From an optimization exercise on the open Yosys and OpenROAD flow, aimed at small area; shortcuts taken in it are not production practice. Only simulation tests tie the RTL to the original design; equivalence was not proved. Power and IR drop assume default switching activity.

File: flow/design.v
`default_nettype none
module deserializer #(
    parameter ADDRW   = 24,
    parameter OPCODEW = 2
) (
    input  wire               clk,
    input  wire               rst_n,
    input  wire               spi_clk,
    input  wire               mosi,
    input  wire               cs_n,
    input  wire               aes_ready_in,
    input  wire               sha_ready_in,
    output reg                valid, 
    output reg  [OPCODEW-1:0] opcode,     
    output reg  [ADDRW-1:0]   key_addr,
    output reg  [ADDRW-1:0]   text_addr,
    output reg  [ADDRW-1:0]   dest_addr,
    output reg                valid_out
);
    localparam integer SHIFT_W = 1 + OPCODEW + (3 * ADDRW);
    localparam integer CW = $clog2(SHIFT_W + 1);
    localparam [CW-1:0] CNT_FULL = CW'(SHIFT_W) - 1;
    reg [1:0] r_clk;
    reg [1:0] r_cs_n;
    reg [1:0] r_mosi;    
    always @(posedge clk or negedge rst_n) begin
        if (!rst_n) begin        
            r_clk <= 2'b00;      
            r_cs_n <= 2'b11;     
            r_mosi <= 2'b00;
        end else begin
            r_clk <= {r_clk[0], spi_clk};
            r_cs_n <= {r_cs_n[0], cs_n};
            r_mosi <= {r_mosi[0], mosi};
        end
    end
    wire clk_posedge = (r_clk == 2'b01);   
    reg [CW-1:0] cnt;   
    reg [SHIFT_W-1:0] shift_reg;
    reg busy;   
    always @ (posedge clk or negedge rst_n) begin
        if (!rst_n) begin    
            cnt        <= {CW{1'b0}};
            shift_reg  <= {SHIFT_W{1'b0}};
            busy       <= 1'b0;
            valid      <= 1'b0;
            opcode     <= {OPCODEW{1'b0}};
            key_addr   <= {ADDRW{1'b0}};
            text_addr  <= {ADDRW{1'b0}};
            dest_addr  <= {ADDRW{1'b0}}; 
            valid_out  <= 1'b0;
        end else begin
            valid_out <= 1'b0;   
            if (~r_cs_n[1]) begin                      
                if (clk_posedge && !busy) begin
                    shift_reg <= {shift_reg[SHIFT_W-2:0], r_mosi[1]};
                    if (cnt == CNT_FULL) begin
                        busy <= 1'b1;                  
                        cnt  <= {CW{1'b0}};
                    end else begin
                        cnt <= cnt + 1'b1;             
                    end
                end
            end else begin
                if (!busy) begin
                    cnt       <= {CW{1'b0}};
                    shift_reg <= {SHIFT_W{1'b0}};
                end
            end
            if (shift_reg[3*ADDRW]) begin
                if (busy && sha_ready_in) begin
                    valid     <= shift_reg[SHIFT_W-1];
                    opcode    <= shift_reg[SHIFT_W-2 : 3*ADDRW];
                    key_addr  <= shift_reg[3*ADDRW-1 : 2*ADDRW]; 
                    text_addr <= shift_reg[2*ADDRW-1 : ADDRW];
                    dest_addr <= shift_reg[ADDRW-1 : 0];
                    valid_out <= 1'b1;   
                    busy      <= 1'b0;
                end
            end else begin
                if (busy && aes_ready_in) begin
                    valid     <= shift_reg[SHIFT_W-1];
                    opcode    <= shift_reg[SHIFT_W-2 : 3*ADDRW];
                    key_addr  <= shift_reg[3*ADDRW-1 : 2*ADDRW]; 
                    text_addr <= shift_reg[2*ADDRW-1 : ADDRW];
                    dest_addr <= shift_reg[ADDRW-1 : 0];
                    valid_out <= 1'b1;   
                    busy      <= 1'b0;
                end
            end
        end
    end
endmodule
module req_queue #(
    parameter ADDRW = 24,
    parameter OPCODEW = 2,
    parameter QDEPTH = 16
) (
    input wire clk,
    input wire rst_n,
    input wire valid_in,
    input wire ready_in_aes,
    input wire ready_in_sha,
    input wire [OPCODEW - 1:0] opcode,
    input wire [ADDRW - 1:0] key_addr,
    input wire [ADDRW - 1:0] text_addr,
    input wire [ADDRW - 1:0] dest_addr,
    output wire [3 * ADDRW + OPCODEW - 1:0] instr_aes,
    output wire valid_out_aes,
    output wire ready_out_aes,
    output wire [2 * ADDRW + OPCODEW - 1:0] instr_sha,
    output wire valid_out_sha,
    output wire ready_out_sha
);
    integer j, k;
    localparam integer SHA_INSTRW = 2 * ADDRW + OPCODEW;
    localparam integer AES_INSTRW = 3 * ADDRW + OPCODEW;
    localparam integer IDXW = (QDEPTH <= 1) ? 1 : $clog2(QDEPTH);
    localparam [IDXW - 1:0] LAST_IDX = IDXW'(QDEPTH - 1);
    reg [AES_INSTRW - 1:0] aesQueue [QDEPTH - 1:0];
    reg [IDXW - 1:0] aesReadIdx;
    reg [IDXW - 1:0] aesWriteIdx;
    reg aesFull;
    reg [SHA_INSTRW - 1:0] shaQueue [QDEPTH - 1:0];
    reg [IDXW - 1:0] shaReadIdx;
    reg [IDXW - 1:0] shaWriteIdx;
    reg shaFull;
    assign ready_out_aes = (aesReadIdx != aesWriteIdx || !aesFull) && rst_n;
    assign ready_out_sha = (shaReadIdx != shaWriteIdx || !shaFull) && rst_n;
    assign valid_out_aes = (aesReadIdx != aesWriteIdx || aesFull) && rst_n;
    assign valid_out_sha = (shaReadIdx != shaWriteIdx || shaFull) && rst_n;
    assign instr_aes = aesQueue[aesReadIdx];
    assign instr_sha = shaQueue[shaReadIdx];
    always @(posedge clk or negedge rst_n) begin 
        if (!rst_n) begin
            for (j = 0; j < QDEPTH; j = j + 1) aesQueue[j] <= {AES_INSTRW{1'b0}};
            aesReadIdx <= {IDXW{1'b0}};
            aesWriteIdx <= {IDXW{1'b0}};
            aesFull <= 0;
            for (k = 0; k < QDEPTH; k = k + 1) shaQueue[k] <= {SHA_INSTRW{1'b0}};
            shaReadIdx <= {IDXW{1'b0}};
            shaWriteIdx <= {IDXW{1'b0}};
            shaFull <= 0;
        end else begin
            if (valid_in) begin
                if (ready_out_aes) begin
                    if (opcode[0] == 0) begin
                        aesQueue[aesWriteIdx] <= {opcode, key_addr, text_addr, dest_addr};
                        if (aesWriteIdx == LAST_IDX) begin
                            if (aesReadIdx == {IDXW{1'b0}}) aesFull <= 1;
                            aesWriteIdx <= {IDXW{1'b0}};
                        end else begin
                            if (aesReadIdx == aesWriteIdx + 1) aesFull <= 1;
                            aesWriteIdx <= aesWriteIdx + 1;
                        end
                    end
                end
                if (ready_out_sha) begin
                    if (opcode[0] == 1) begin
                        shaQueue[shaWriteIdx] <= {opcode, text_addr, dest_addr};
                        if (shaWriteIdx == LAST_IDX) begin
                            if (shaReadIdx == {IDXW{1'b0}}) shaFull <= 1;
                            shaWriteIdx <= {IDXW{1'b0}};
                        end else begin
                            if (shaReadIdx == shaWriteIdx + 1) shaFull <= 1;
                            shaWriteIdx <= shaWriteIdx + 1;
                        end
                    end
                end
            end
            if (ready_in_aes && valid_out_aes) begin
                if (aesReadIdx == LAST_IDX) 
                    aesReadIdx <= {IDXW{1'b0}};
                else 
                    aesReadIdx <= aesReadIdx + 1;
                aesFull <= 0;
            end
            if (ready_in_sha && valid_out_sha) begin
                if (shaReadIdx == LAST_IDX) 
                    shaReadIdx <= {IDXW{1'b0}};
                else 
                    shaReadIdx <= shaReadIdx + 1;
                shaFull <= 0;
            end
        end
    end
endmodule
`default_nettype none
module aes_fsm #(
    parameter ADDRW = 24,
    parameter ACCEL_ID = 2'b10
)(
    input  wire              clk,
    input  wire              rst_n,
    input  wire              req_valid,
    input  wire [3*ADDRW+1:0] req_data,
    output reg               ready_req_out,      
    input wire               compq_ready_in,
    output reg [ADDRW-1:0]   compq_data_out,     
    output reg               valid_compq_out,    
    output reg               arb_req,
    input  wire              arb_grant,
    input  wire [2:0]        ack_in,
    output reg [ADDRW+7:0]   data_out
);
    localparam MEM_ID = 2'b00;
    localparam READY        = 4'b0000;
    localparam RDKEY        = 4'b0001;
    localparam WAIT_RDKEY   = 4'b0010;
    localparam RDTEXT       = 4'b0011;
    localparam WAIT_RDTXT   = 4'b0100;
    localparam HASHOP       = 4'b0101;
    localparam WAIT_HASHOP  = 4'b0110;
    localparam MEMWR        = 4'b0111;
    localparam WAIT_MEMWR   = 4'b1000;
    localparam COMPLETE     = 4'b1001;
    reg [3:0] state, next_state;
    reg [3*ADDRW+1:0] r_req_data;
    always @(posedge clk or negedge rst_n) begin
        if (!rst_n)
            state <= READY;
        else
            state <= next_state;
    end
    always @(*) begin
        next_state = state;
        case (state)
            READY: begin
                if (req_valid) next_state = RDKEY;
            end
            RDKEY: begin
                if (arb_grant) next_state = WAIT_RDKEY;
            end
            WAIT_RDKEY: begin
                if (ack_in == {1'b1, MEM_ID}) next_state = RDTEXT;
            end
            RDTEXT: begin
                if (arb_grant) next_state = WAIT_RDTXT;
            end
            WAIT_RDTXT: begin
                if (ack_in == {1'b1, MEM_ID}) next_state = HASHOP;
            end
            HASHOP: begin
                if (arb_grant) next_state = WAIT_HASHOP;
            end
            WAIT_HASHOP: begin
                if (ack_in == {1'b1, ACCEL_ID}) next_state = MEMWR;
            end
            MEMWR: begin
                if (arb_grant) next_state = WAIT_MEMWR;
            end
            WAIT_MEMWR: begin
                if (ack_in == {1'b1, MEM_ID}) next_state = COMPLETE;
            end
            COMPLETE: begin
                if (compq_ready_in) next_state = READY;
            end
            default: next_state = READY;
        endcase
    end
    always @(*) begin
        arb_req = 1'b0;
        ready_req_out = 1'b0;
        valid_compq_out = 1'b0;
        data_out = 'b0;
        compq_data_out = 'b0;
        case (state) 
            READY: begin
                ready_req_out = 1'b1;
            end
            RDKEY: begin
                arb_req = 1'b1;
                data_out = {r_req_data[3*ADDRW-1:2*ADDRW], 2'b00, ACCEL_ID, MEM_ID, 2'b00};
            end
            WAIT_RDKEY: begin
                data_out = {r_req_data[3*ADDRW-1:2*ADDRW], 2'b00, ACCEL_ID, MEM_ID, 2'b00};
            end
            RDTEXT: begin
                arb_req = 1'b1;
                data_out = {r_req_data[2*ADDRW-1:ADDRW], 2'b00, ACCEL_ID, MEM_ID, 2'b01};
            end
            WAIT_RDTXT: begin
                data_out = {r_req_data[2*ADDRW-1:ADDRW], 2'b00, ACCEL_ID, MEM_ID, 2'b01};
            end
            HASHOP: begin
                arb_req = 1'b1;
                data_out = {24'b0, r_req_data[3*ADDRW+1], 1'b0, ACCEL_ID, 4'b0011};
            end
            WAIT_HASHOP: begin
                data_out = {24'b0, r_req_data[3*ADDRW+1], 1'b0, ACCEL_ID, 4'b0011};
            end
            MEMWR: begin
                arb_req = 1'b1;
                data_out = {r_req_data[ADDRW-1:0], 2'b00, MEM_ID, ACCEL_ID, 2'b10};
            end
            WAIT_MEMWR: begin
                data_out = {r_req_data[ADDRW-1:0], 2'b00, MEM_ID, ACCEL_ID, 2'b10};
            end
            COMPLETE: begin
                compq_data_out = {r_req_data[ADDRW-1:0]};
                valid_compq_out = 1'b1;
            end
            default: begin
            end
        endcase
    end
    always @(posedge clk or negedge rst_n) begin
        if (!rst_n) begin
            r_req_data <= '0;
        end else if (req_valid && state == READY) begin
            r_req_data <= req_data;
        end
    end
endmodule
`default_nettype none
module sha_fsm #(
    parameter ADDRW = 24,
    parameter ACCEL_ID = 2'b01
)(
    input  wire              clk,
    input  wire              rst_n,
    input  wire              req_valid,
    input  wire [2*ADDRW+1:0] req_data,
    output reg               ready_req_out,      
    input wire               compq_ready_in,
    output reg [ADDRW-1:0]   compq_data_out,     
    output reg               valid_compq_out,    
    output reg               arb_req,
    input  wire              arb_grant,
    input  wire [2:0]        ack_in,
    output reg [ADDRW+7:0]   data_out
);
    localparam MEM_ID = 2'b00;
    localparam READY        = 4'b0000;
    localparam RDTEXT       = 4'b0001;
    localparam WAIT_RDTXT   = 4'b0010;
    localparam HASHOP       = 4'b0011;
    localparam WAIT_HASHOP  = 4'b0100;
    localparam MEMWR        = 4'b0101;
    localparam WAIT_MEMWR   = 4'b0110;
    localparam COMPLETE     = 4'b0111;
    reg [3:0] state, next_state;
    reg [2*ADDRW+1:0] r_req_data;
    always @(posedge clk or negedge rst_n) begin
        if (!rst_n)
            state <= READY;
        else
            state <= next_state;
    end
    always @(*) begin
        next_state = state;
        case (state)
            READY: begin
                if (req_valid) next_state = RDTEXT;
            end
            RDTEXT: begin
                if (arb_grant) next_state = WAIT_RDTXT;
            end
            WAIT_RDTXT: begin
                if (ack_in == {1'b1, MEM_ID}) next_state = HASHOP;
            end
            HASHOP: begin
                if (arb_grant) next_state = WAIT_HASHOP;
            end
            WAIT_HASHOP: begin
                if (ack_in == {1'b1, ACCEL_ID}) next_state = MEMWR;
            end
            MEMWR: begin
                if (arb_grant) next_state = WAIT_MEMWR;
            end
            WAIT_MEMWR: begin
                if (ack_in == {1'b1, MEM_ID}) next_state = COMPLETE;
            end
            COMPLETE: begin
                if (compq_ready_in) next_state = READY;
            end
            default: next_state = READY;
        endcase
    end
    always @(*) begin
        arb_req = 1'b0;
        ready_req_out = 1'b0;
        valid_compq_out = 1'b0;
        data_out = 'b0;
        compq_data_out = 'b0;
        case (state) 
            READY: begin
                ready_req_out = 1'b1;
            end
            RDTEXT: begin
                arb_req = 1'b1;
                data_out = {r_req_data[2*ADDRW-1:ADDRW], 2'b00, ACCEL_ID, MEM_ID, 2'b01};
            end
            WAIT_RDTXT: begin
                data_out = {r_req_data[2*ADDRW-1:ADDRW], 2'b00, ACCEL_ID, MEM_ID, 2'b01};
            end
            HASHOP: begin
                arb_req = 1'b1;
                data_out = {24'b0, r_req_data[2*ADDRW+1], 1'b0, ACCEL_ID, 4'b0011};
            end
            WAIT_HASHOP: begin
                data_out = {24'b0, r_req_data[2*ADDRW+1], 1'b0, ACCEL_ID, 4'b0011};
            end
            MEMWR: begin
                arb_req = 1'b1;
                data_out = {r_req_data[ADDRW-1:0], 2'b00, MEM_ID, ACCEL_ID, 2'b10};
            end
            WAIT_MEMWR: begin
                data_out = {r_req_data[ADDRW-1:0], 2'b00, MEM_ID, ACCEL_ID, 2'b10};
            end
            COMPLETE: begin
                compq_data_out = {r_req_data[ADDRW-1:0]};
                valid_compq_out = 1'b1;
            end
            default: begin
            end
        endcase
    end
    always @(posedge clk or negedge rst_n) begin
        if (!rst_n) begin
            r_req_data <= '0;
        end else if (req_valid && state == READY) begin
            r_req_data <= req_data;
        end
    end
endmodule
`default_nettype none
module bus_arbiter #(
    parameter ADDRW = 24
    ) (
    input wire clk,
    input wire rst_n,
    input wire sha_req,
    input wire aes_req,
    input wire [ADDRW+7:0] sha_data_in,
    input wire [ADDRW+7:0] aes_data_in,
    input wire bus_ready,
    output reg [7:0] data_out,
    output reg valid_out, 
    output wire aes_grant,
    output wire sha_grant,
    output wire [1:0] curr_mode_top,
    output wire [1:0] counter_top
);
localparam AES = 2'b01;
localparam SHA = 2'b10;
reg last_serviced;  
reg [1:0] curr_mode;  
reg [1:0] counter;
assign curr_mode_top = curr_mode;
assign counter_top = counter;
always @(*) begin
    if (counter == 2'b00) begin
        if (curr_mode == AES) begin
            data_out = aes_data_in[7:0];
            valid_out = 1'b1;
        end else if (curr_mode == SHA) begin
            data_out = sha_data_in[7:0];
            valid_out = 1'b1;
        end else begin
            data_out = 8'b0;  
            valid_out = 1'b0;
        end
    end else if (counter == 2'b01) begin
        if (curr_mode == AES) begin
            data_out = aes_data_in[15:8];
            valid_out = 1'b1;
        end else if (curr_mode == SHA) begin
            data_out = sha_data_in[15:8];
            valid_out = 1'b1;
        end else begin
            data_out = 8'b0;  
            valid_out = 1'b0;
        end
    end else if (counter == 2'b10) begin
        if (curr_mode == AES) begin
            data_out = aes_data_in[23:16];
            valid_out = 1'b1;
        end else if (curr_mode == SHA) begin
            data_out = sha_data_in[23:16];
            valid_out = 1'b1;
        end else begin
            data_out = 8'b0;  
            valid_out = 1'b0;
        end
    end else begin
        if (curr_mode == AES) begin
            data_out = aes_data_in[31:24];
            valid_out = 1'b1;
        end else if (curr_mode == SHA) begin
            data_out = sha_data_in[31:24];
            valid_out = 1'b1;
        end else begin
            data_out = 8'b0;  
            valid_out = 1'b0;
        end
    end
end
always @(posedge clk or negedge rst_n) begin
    if (!rst_n) begin
        last_serviced <= 1'b0;
        curr_mode <= 2'b00;
        counter <= 2'b00;
    end else begin
        if (curr_mode != 2'b00) begin
            if (bus_ready) counter <= counter + 1;
        end else begin
            if (sha_req && aes_req) begin 
                curr_mode <= last_serviced ? 2'b10 : 2'b01;
            end else if (aes_req) begin 
                curr_mode <= 2'b01;
            end else if (sha_req) begin
                curr_mode <= 2'b10;
            end else begin
                curr_mode <= 2'b00;
                counter <= 2'b00;
            end
        end
        if (counter == 2'b11 && bus_ready) begin
            if (curr_mode == AES) curr_mode <= (sha_req) ? SHA : 2'b00;
            else if (curr_mode == SHA) curr_mode <= (aes_req) ? AES : 2'b00;
        end
        if (curr_mode == AES) last_serviced <= 1'b1;
        else if (curr_mode == SHA) last_serviced <= 1'b0;
    end
end
assign aes_grant = (curr_mode == AES);
assign sha_grant = (curr_mode == SHA);
endmodule
module comp_queue #(
    parameter ADDRW  = 24,
    parameter QDEPTH = 32
)(
    input  wire clk,
    input  wire rst_n,
    input  wire                 valid_in_aes,
    input  wire                 valid_in_sha,
    input  wire [ADDRW-1:0]     dest_addr_aes,
    input  wire [ADDRW-1:0]     dest_addr_sha,
    output reg                  ready_out_aes,
    output reg                  ready_out_sha,
    output reg [ADDRW-1:0]      data_out,
    output reg                  valid_out,
    input  wire                 ready_in
);
    reg [ADDRW-1:0] mem [0:QDEPTH-1];
    localparam integer IDXW = (QDEPTH <= 1) ? 1 : $clog2(QDEPTH);
    localparam integer COUNTW = (QDEPTH <= 1) ? 1 : $clog2(QDEPTH + 1);
    localparam [IDXW-1:0] LAST_IDX = IDXW'(QDEPTH - 1);
    localparam [COUNTW-1:0] COUNT_MAX = QDEPTH;
    function [IDXW-1:0] increment_ptr;
        input [IDXW-1:0] val;
        increment_ptr = (val == LAST_IDX) ? {IDXW{1'b0}} : val + 1'b1;
    endfunction
    reg [IDXW-1:0] head, tail;
    reg [COUNTW-1:0] count;
    wire full  = (count == COUNT_MAX);
    wire empty = (count == {COUNTW{1'b0}});  
    reg rr_select;
    wire both_valid = valid_in_aes && valid_in_sha;
    wire aes_sel = (both_valid && !rr_select) || (valid_in_aes && !valid_in_sha);
    wire sha_sel = (both_valid && rr_select)  || (valid_in_sha && !valid_in_aes);
    wire enq_valid = (aes_sel && valid_in_aes) || (sha_sel && valid_in_sha);
    wire [ADDRW-1:0] enq_data =
        aes_sel ? dest_addr_aes :
        sha_sel ? dest_addr_sha :
        {ADDRW{1'b0}};
    wire enq_ready = !full;
    always @(*) begin
        ready_out_aes = !full && aes_sel;
        ready_out_sha = !full && sha_sel;
    end
    wire do_enq = enq_valid && enq_ready;
    wire do_deq = valid_out && ready_in;
    always @(posedge clk or negedge rst_n) begin
        if (!rst_n) begin
            head <= {IDXW{1'b0}};
            tail <= {IDXW{1'b0}};
            count <= {COUNTW{1'b0}};
            rr_select <= 0;
            valid_out <= 0;
            data_out <= 0;
        end else begin
            if (do_enq) begin
                mem[tail] <= enq_data;
                tail <= increment_ptr(tail);
            end
            if (both_valid)
                rr_select <= ~rr_select;
            if (!empty && !valid_out) begin
                data_out <= mem[head];
                valid_out <= 1;
            end
            if (do_deq) begin
                head <= increment_ptr(head);
                valid_out <= 0;
            end
            if (do_enq && do_deq)
                count <= count;
            else if (do_enq)
                count <= count + 1;
            else if (do_deq)
                count <= count - 1;
        end
    end
endmodule
module serializer #(
    parameter ADDRW = 24
) (
    input wire clk,
    input wire rst_n,       
    input wire n_cs,         
    input wire spi_clk,
    input wire valid_in,
    input wire [ADDRW-1:0]      addr,
    output reg  miso,
    output wire ready_out,
    output reg  err           
);
    localparam integer SHIFT_W  = ADDRW + 1;  
    localparam integer CW = (SHIFT_W <= 1) ? 1 : $clog2(SHIFT_W + 1);
    localparam [CW-1:0] CNT_INIT = CW'(SHIFT_W - 1);
    reg [CW-1:0] cnt;                                
    reg [SHIFT_W-1:0] PISOreg;                       
    reg [1:0] clkstat;                               
    wire negedgeSPI = (clkstat == 2'b10);            
    reg [1:0] sync_n_cs;                        
    reg [1:0] hist;                             
    reg valid_ncs;                              
    reg idle;                                   
    assign ready_out = idle && ~valid_ncs && negedgeSPI;
    always @(posedge clk or negedge rst_n) begin 
        if (!rst_n) begin
            clkstat <=0;
        end else begin
            clkstat <= {clkstat[0], spi_clk};
        end
    end
    always @(posedge clk or negedge rst_n) begin
        if (!rst_n) begin
            sync_n_cs <= 2'b11;                      
        end else begin
            sync_n_cs <= {sync_n_cs[0], n_cs};       
        end
    end
    always@(posedge clk or negedge rst_n) begin 
        if (!rst_n) begin  
            hist            <= 2'b11;
            valid_ncs       <= 1'b1;                       
        end else begin
            if (negedgeSPI) begin
                hist <= {hist[0], sync_n_cs[1]};           
                if (hist[1] == hist[0]) begin
                    valid_ncs <= hist[1]; 
                end
            end
        end
    end
    always @(posedge clk or negedge rst_n) begin
        if (!rst_n) begin 
            idle        <= 1;
            cnt         <= CNT_INIT;
            PISOreg     <= 0;
            miso        <= 1'b0;
            err         <= 1'b0;
        end
        else if (~valid_ncs) begin
            if (valid_in && idle && negedgeSPI) begin
                PISOreg     <= {1'b1 , addr};
                idle        <= 0;
                cnt         <= CNT_INIT;
                miso        <= 1'b1;
            end else if (negedgeSPI && !idle) begin
                miso        <= PISOreg[SHIFT_W-1];
                PISOreg     <= {PISOreg[SHIFT_W-2:0], 1'b0};
                if (cnt != 1) begin
                    cnt <= cnt - 1;
                end else begin 
                    idle <= 1;
                end
            end
        end else if (valid_ncs && !idle) begin  
            err         <= 1'b1;
            idle        <= 1;
            cnt         <= CNT_INIT;
            PISOreg     <= 0;
            miso        <= 1'b0;
        end else begin
            err <= 1'b0;
        end
    end
endmodule
`default_nettype none
module tt_um_control_top #(
  parameter ADDRW = 24,
  parameter OPCODEW = 2,
  parameter REQ_QDEPTH = 4,
  parameter COMP_QDEPTH = 4
  ) (
    input  wire       ena,       
    input  wire       clk,       
    input  wire       rst_n,     
    input  wire [7:0] ui_in, 
    output wire [7:0] uo_out, 
    input  wire [7:0] uio_in,     
    output wire [7:0] uio_out, 
    output wire [7:0] uio_oe      
);
  wire [7:0] in_bus = ui_in | uio_in;
  wire mosi = in_bus[0];
  wire spi_clk = in_bus[1];
  wire cs_n = in_bus[2];
  wire bus_ready = in_bus[3];
  wire [2:0] ack_in = in_bus[6:4];   
  wire miso;
  wire [7:0] data_bus_out;
  wire data_bus_valid;
  wire [7:0] out_bus;
  assign out_bus[0] = miso;
  assign out_bus[6:1] = data_bus_out[6:1];
  assign out_bus[7] = data_bus_valid;
  assign uio_out = out_bus;
  assign uo_out = out_bus;
  assign uio_oe = 8'b0 & {8{&{1'b0, ena, in_bus[7], data_bus_out[7], data_bus_out[0], 
                              valid, serializer_err, curr_mode_top, counter_top}}};
  localparam AES_INSTRW = 3*ADDRW + OPCODEW;
  localparam SHA_INSTRW = 2*ADDRW + OPCODEW;
  wire valid;
  wire [OPCODEW-1:0] opcode;
  wire [ADDRW-1:0] key_addr;
  wire [ADDRW-1:0] text_addr;
  wire [ADDRW-1:0] dest_addr;
  wire req_q_valid;
  deserializer #(.ADDRW(ADDRW), .OPCODEW(OPCODEW)) 
  deserializer_inst(.clk(clk), .rst_n(rst_n), .spi_clk(spi_clk), .mosi(mosi), .cs_n(cs_n), 
                    .aes_ready_in(aes_queue_ready), .sha_ready_in(sha_queue_ready), 
                    .valid(valid), .opcode(opcode), .key_addr(key_addr), .text_addr(text_addr), 
                    .dest_addr(dest_addr), .valid_out(req_q_valid));
  wire aes_fsm_ready, sha_fsm_ready;
  wire [AES_INSTRW-1:0] instr_aes;
  wire [SHA_INSTRW-1:0] instr_sha;
  wire valid_out_aes, valid_out_sha;
  wire aes_queue_ready, sha_queue_ready;
  req_queue #(.ADDRW(ADDRW), .OPCODEW(OPCODEW), .QDEPTH(REQ_QDEPTH)) 
  req_queue_inst(.clk(clk), .rst_n(rst_n), .valid_in(req_q_valid), .ready_in_aes(aes_fsm_ready), 
                 .ready_in_sha(sha_fsm_ready), .opcode(opcode), .key_addr(key_addr), .text_addr(text_addr), 
                 .dest_addr(dest_addr), .instr_aes(instr_aes), .valid_out_aes(valid_out_aes), 
                 .ready_out_aes(aes_queue_ready), .instr_sha(instr_sha), .valid_out_sha(valid_out_sha), 
                 .ready_out_sha(sha_queue_ready));
  wire compq_ready_aes, compq_ready_sha;
  wire [ADDRW-1:0] compq_aes_data, compq_sha_data;
  wire compq_aes_valid, compq_sha_valid;
  aes_fsm #(.ADDRW(ADDRW)) aes_fsm_inst (.clk(clk), .rst_n(rst_n), .req_valid(valid_out_aes), 
                                         .req_data(instr_aes), .ready_req_out(aes_fsm_ready), 
                                         .compq_ready_in(compq_ready_aes), .compq_data_out(compq_aes_data), 
                                         .valid_compq_out(compq_aes_valid), .arb_req(aes_arb_req), 
                                         .arb_grant(aes_arb_grant), .ack_in(ack_in), .data_out(aes_fsm_data));
  sha_fsm #(.ADDRW(ADDRW)) sha_fsm_inst (.clk(clk), .rst_n(rst_n), .req_valid(valid_out_sha), .req_data(instr_sha), 
                                         .ready_req_out(sha_fsm_ready), .compq_ready_in(compq_ready_sha), 
                                         .compq_data_out(compq_sha_data), .valid_compq_out(compq_sha_valid), 
                                         .arb_req(sha_arb_req), .arb_grant(sha_arb_grant), .ack_in(ack_in), 
                                         .data_out(sha_fsm_data));
  wire aes_arb_req, sha_arb_req;
  wire [ADDRW+7:0] aes_fsm_data, sha_fsm_data;
  wire aes_arb_grant, sha_arb_grant;
  wire [1:0] curr_mode_top;
  wire [1:0] counter_top;
  bus_arbiter #(.ADDRW(ADDRW)) 
  bus_arbiter_inst (.clk(clk), .rst_n(rst_n), .sha_req(sha_arb_req), .aes_req(aes_arb_req), .sha_data_in(sha_fsm_data), 
                    .aes_data_in(aes_fsm_data), .bus_ready(bus_ready), .data_out(data_bus_out), .valid_out(data_bus_valid), 
                    .aes_grant(aes_arb_grant), .sha_grant(sha_arb_grant), .curr_mode_top(curr_mode_top), .counter_top(counter_top));
  wire [ADDRW-1:0] compq_data;
  wire compq_valid_out;
  wire compq_ready_in;
  comp_queue #(.ADDRW(ADDRW), .QDEPTH(COMP_QDEPTH)) 
  comp_queue_inst (.clk(clk), .rst_n(rst_n), .valid_in_aes(compq_aes_valid), .valid_in_sha(compq_sha_valid), 
                   .dest_addr_aes(compq_aes_data), .dest_addr_sha(compq_sha_data), .ready_out_aes(compq_ready_aes), 
                   .ready_out_sha(compq_ready_sha), .data_out(compq_data), .valid_out(compq_valid_out), .ready_in(compq_ready_in));
  wire serializer_err;
  serializer #(.ADDRW(ADDRW)) 
  serializer_inst(.clk(clk), .rst_n(rst_n), .n_cs(cs_n), .spi_clk(spi_clk), .valid_in(compq_valid_out), .addr(compq_data), 
                  .miso(miso), .ready_out(compq_ready_in), .err(serializer_err));
endmodule
File: flow/run.sh
#!/bin/bash
# synth_recipe.tcl (not shown) runs the flow's synth.tcl, then flattens the netlist and writes it again
# the make line also repeats each setting of config.mk as NAME=value (left out here)
make -C /OpenROAD-flow-scripts/flow DESIGN_CONFIG=/design/flow/config.mk WORK_HOME=/design/flow/orfs CLKGATE_MAP_FILE= SYNTH_SCRIPT=/design/flow/synth_recipe.tcl finish
File: flow/config.mk
export PLATFORM = sky130hd
export DESIGN_NAME = tt_um_control_top
export DESIGN_NICKNAME = tt_um_control_top
export VERILOG_FILES = /design/flow/design.v
export SDC_FILE = /design/flow/constraint.sdc
export NUM_CORES = 4
export LEC_CHECK = 0
export CAP_MARGIN = 20
export CORE_MARGIN = 2
export CORE_UTILIZATION = 40
export SLEW_MARGIN = 20
File: flow/constraint.sdc
create_clock -name core_clock -period 10.0 [get_ports {clk}]
set_input_delay 2.0000 -clock core_clock [delete_from_list [all_inputs] [get_ports {clk}]]
set_output_delay 2.0000 -clock core_clock [all_outputs]
set_load 0.01 [all_outputs]
==> flow_summary.json <==
{
  "outcome": "finished clean",
  "timing.critical_path.mode_cell": "a211oi_1",
  "p_seq_share_pct": 42.8,
  "postSynthCellCount": 2850,
  "synth_top_cell_by_area": "dfrtp_1",
  "met1_usage_pct": 27.2,
  "cp-endpoint": "uo_out[2]",
  "synth_area_leaders": "dfrtp_1 (51%), mux2_2 (15%), edfxtp_1 (8.0%)",
  "cts_resized": 0,
  "initial_core_util_pct": 40.3,
  "num_rows": 110,
  "netlist_area_mm2": 0.0361,
  "synth.distinct_cells": 73,
  "clk_pin_slew_ps": 60,
  "place_congestion": 0.875,
  "power.internal_uw": 6290,
  "grt_pass1_wl_mm": 143,
  "vias": 23200,
  "powerClk_uw": 3370,
  "hp-class": "reg2reg",
  "synth_top_family_by_area": "multiplexers",
  "grtUsageTotal_pct": 19.8,
  "switching_share_pct": 32.6,
  "grt_pass1_vias": 23600,
  "synthAdderAreaFrac_pct": 1.27,
  "critPathMaxStageDelay_ps": 920,
  "pin_count": 43,
  "leakagePower_uw": 0.0185,
  "drtIter0Drc": 2308,
  "clock_latency_ps": 650,
  "grt.busiest_layer": "met2",
  "cts_buffers": 89,
  "synth-simple-area-share_pct": 6.11,
  "final.fill_count": 8051,
  "p_comb_share_pct": 21.0,
  "clock-sinks": 845,
  "worstSetupStartpoint": "aes_fsm_inst.state[1]",
  "relSlewSlack_pct": 24.6,
  "drv_slew": 0,
  "crit_type": "reg2out",
  "dieArea_mm2": 0.0928,
  "seq_area_mm2": 0.0216,
  "fin_crit_sh_pct": 63.4,
  "hold_viol": 0,
  "route.detailed.drc": 0,
  "ir_drop_mv": 0.149,
  "clock_cell_area_share_pct": 7.50,
  "reg_top3": "req_queue_inst.aesQueue: 240 flops, req_queue_inst.shaQueue: 168 flops, comp_queue_inst.mem: 96 flops",
  "largest_register": "req_queue_inst.aesQueue",
  "multi_input_gates": 1742,
  "routed_wirelength_mm": 92.0,
  "cts.path.max_buffers": 3,
  "crit_family": "compound AO/OA/AOI/OAI gates",
  "areaGrowthSynthToFinish_pct": 11.5,
  "firstDrtPassIters": 6,
  "design.seq.count": 845,
  "fin_setup_tns_ps": 0,
  "postRouteAntennaNets": 0,
  "grt_antenna_before_repair": 0,
  "multi_input_area_mm2": 0.0133,
  "cts_setup_buffers": 0,
  "crit_fanout": 23,
  "root_buffer": "clkbuf_16",
  "reg2reg_slack_ps": 6380,
  "hold_buffers": 0,
  "synth_compound_area_share_pct": 12.3,
  "coreArea_mm2": 0.0897,
  "wl_met1_mm": 40.6,
  "final_common_cell": "dfrtp_1",
  "grt_use_met2_pct": 32.3,
  "seq_share_pct": 53.7,
  "wl_met2_mm": 43.9,
  "cp.required_ps": 8000,
  "yosysMostFrequentCell": "dfrtp_1",
  "area_dominant_class": "sequential cells",
  "cp_num_buf_inv": 1,
  "cts_tree": "done",
  "overflow": 0,
  "yosysSeqAreaShare_pct": 59.9,
  "cp.depth": 6,
  "cts_max_level": 3,
  "nClkBuffers": 122,
  "pg_seq_uw": 3990,
  "synth.avg_cell_area_um2": 12.7,
  "reg2reg_from": "aes_fsm_inst.state[0]",
  "buffers": 72,
  "final_area_mm2": 0.0403,
  "via_per_inst": 5.72,
  "synth-async-reset-ratio_pct": 88.6,
  "synthFlopType": "dfrtp_1",
  "grt_max_degree": 199,
  "final-setup-viol-count": 0,
  "dpl_cell_area_mm2": 0.0372,
  "layout_common_cells": "dfrtp_1 (741), mux2_2 (475), nand2_1 (233)",
  "die_y_um": 305,
  "fmaxAchievable_mhz": 158,
  "period_needed_ps": 6340,
  "worstHoldStart": "deserializer_inst.r_mosi[0]",
  "multi_input_area_share_pct": 33.0,
  "critPathArrivalTime_ps": 4340,
  "nonClockInverterCount": 48,
  "largest_reg_flops": 240,
  "dpl.hpwl_mm": 52.9,
  "buf_share_pct": 1.68,
  "top_layer": "met4",
  "rr_endpoint": "comp_queue_inst.mem[3][16]"
}
[worst min-delay path by stage]
stage,to,slack [ps],depth (start not counted)
2_1_floorplan,deserializer_inst.r_mosi[1],330,0
3_3_place_gp,deserializer_inst.r_mosi[1],340,0
3_5_place_dp,deserializer_inst.r_mosi[1],340,0
4_1_cts,deserializer_inst.r_mosi[1],350,0
5_1_grt,deserializer_inst.r_cs_n[1],360,0
6_report,deserializer_inst.r_mosi[1],350,0
[stage by stage]
stage	setup WS (ps)	utilization [%]	hold slack [ps]	instances	power (µW)
2_1_floorplan	5850	-	331	2857	5210
3_3_place_gp	4470	41.5	338	3881	5940
3_5_place_dp	4390	41.5	340	3881	5990
4_1_cts	3700	44.8	353	4045	9370
5_1_grt	3400	44.9	362	4047	9740
6_report	3660	44.9	351	4047	9330
[worst register-to-register path, delay by kind of cell, from the launching register on]
family	cells	cell delay (ps)
AO/OA/AOI/OAI	2	1050
buffers and inverters	3	1010
flip-flops	1	900
AND/OR/NAND/NOR	1	310
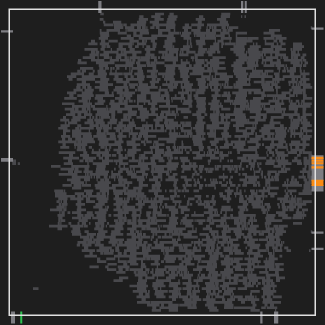
(I/O pins on the die edge)
Scale: 1 px per µm. Pins as bars across the die edge, other pins in gray.
[orange] `uo_out` | pins: 8 | direction: output | edge: east
[green] `rst_n` | pins: 1 | direction: input | edge: south
all pins by edge: 29 east, 7 south, 4 north, 3 west

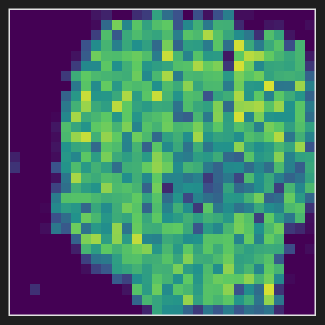
(cell density map)
Scale: 1 px per µm. 30 x 30 tiles, from dark purple (low) to yellow (high), 0 to 100% covered.
mean over tiles: 42%
fullest tile: 94%
tiles over 75% full: 10%
nearly empty tiles: 24%
emptiest ninth of the die: south-west

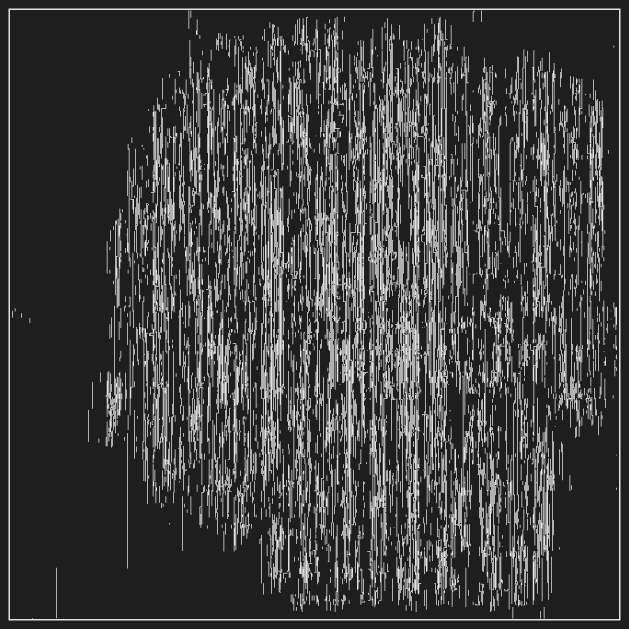
(M2 wires)
Scale: 2 px per µm.
nets with wire on the layer: 2440
share of all routed wire: 48%
main direction: vertical
longest straight run: 99.3 µm

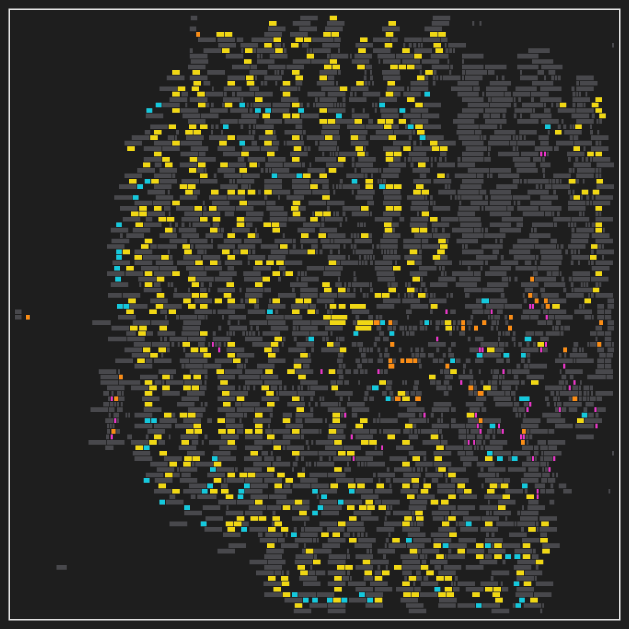
(gate-type map)
Scale: 2 px per µm.
[magenta] inverters | cells: 48 | most used: inv_1
[yellow] multiplexers | cells: 518 | most used: mux2_2
[orange] AND and OR gates | cells: 36 | most used: and3_1 | where: a band across the middle
[cyan] AND-OR and OR-AND gates | cells: 90 | most used: a22o_1 | where: widely spread

re-timing with driven ports:
Ports are ideal in the flow. The routed layout listed here was re-timed in OpenROAD. Step 1 assumes that a clkbuf_16 drives the clock port and a buf_2 every other input. Step 2, shift: input delay + t, output delay - t, t = (earliest + latest rising clock arrival at the registers) / 2. This alone moves slack from input paths to output paths. Slacks: ideal ports / drivers / drivers and shift; pairs: ideal ports / drivers.
t, ns: 0.708
slack for setup (ns): 3.664 / 3.595 / 4.303
clock arrival spread, ns: 0.022 / 0.022
After both steps this run still meets setup and hold. The setup slack of this run moves by -0.069 ns with the drivers and by +0.639 ns with both steps.
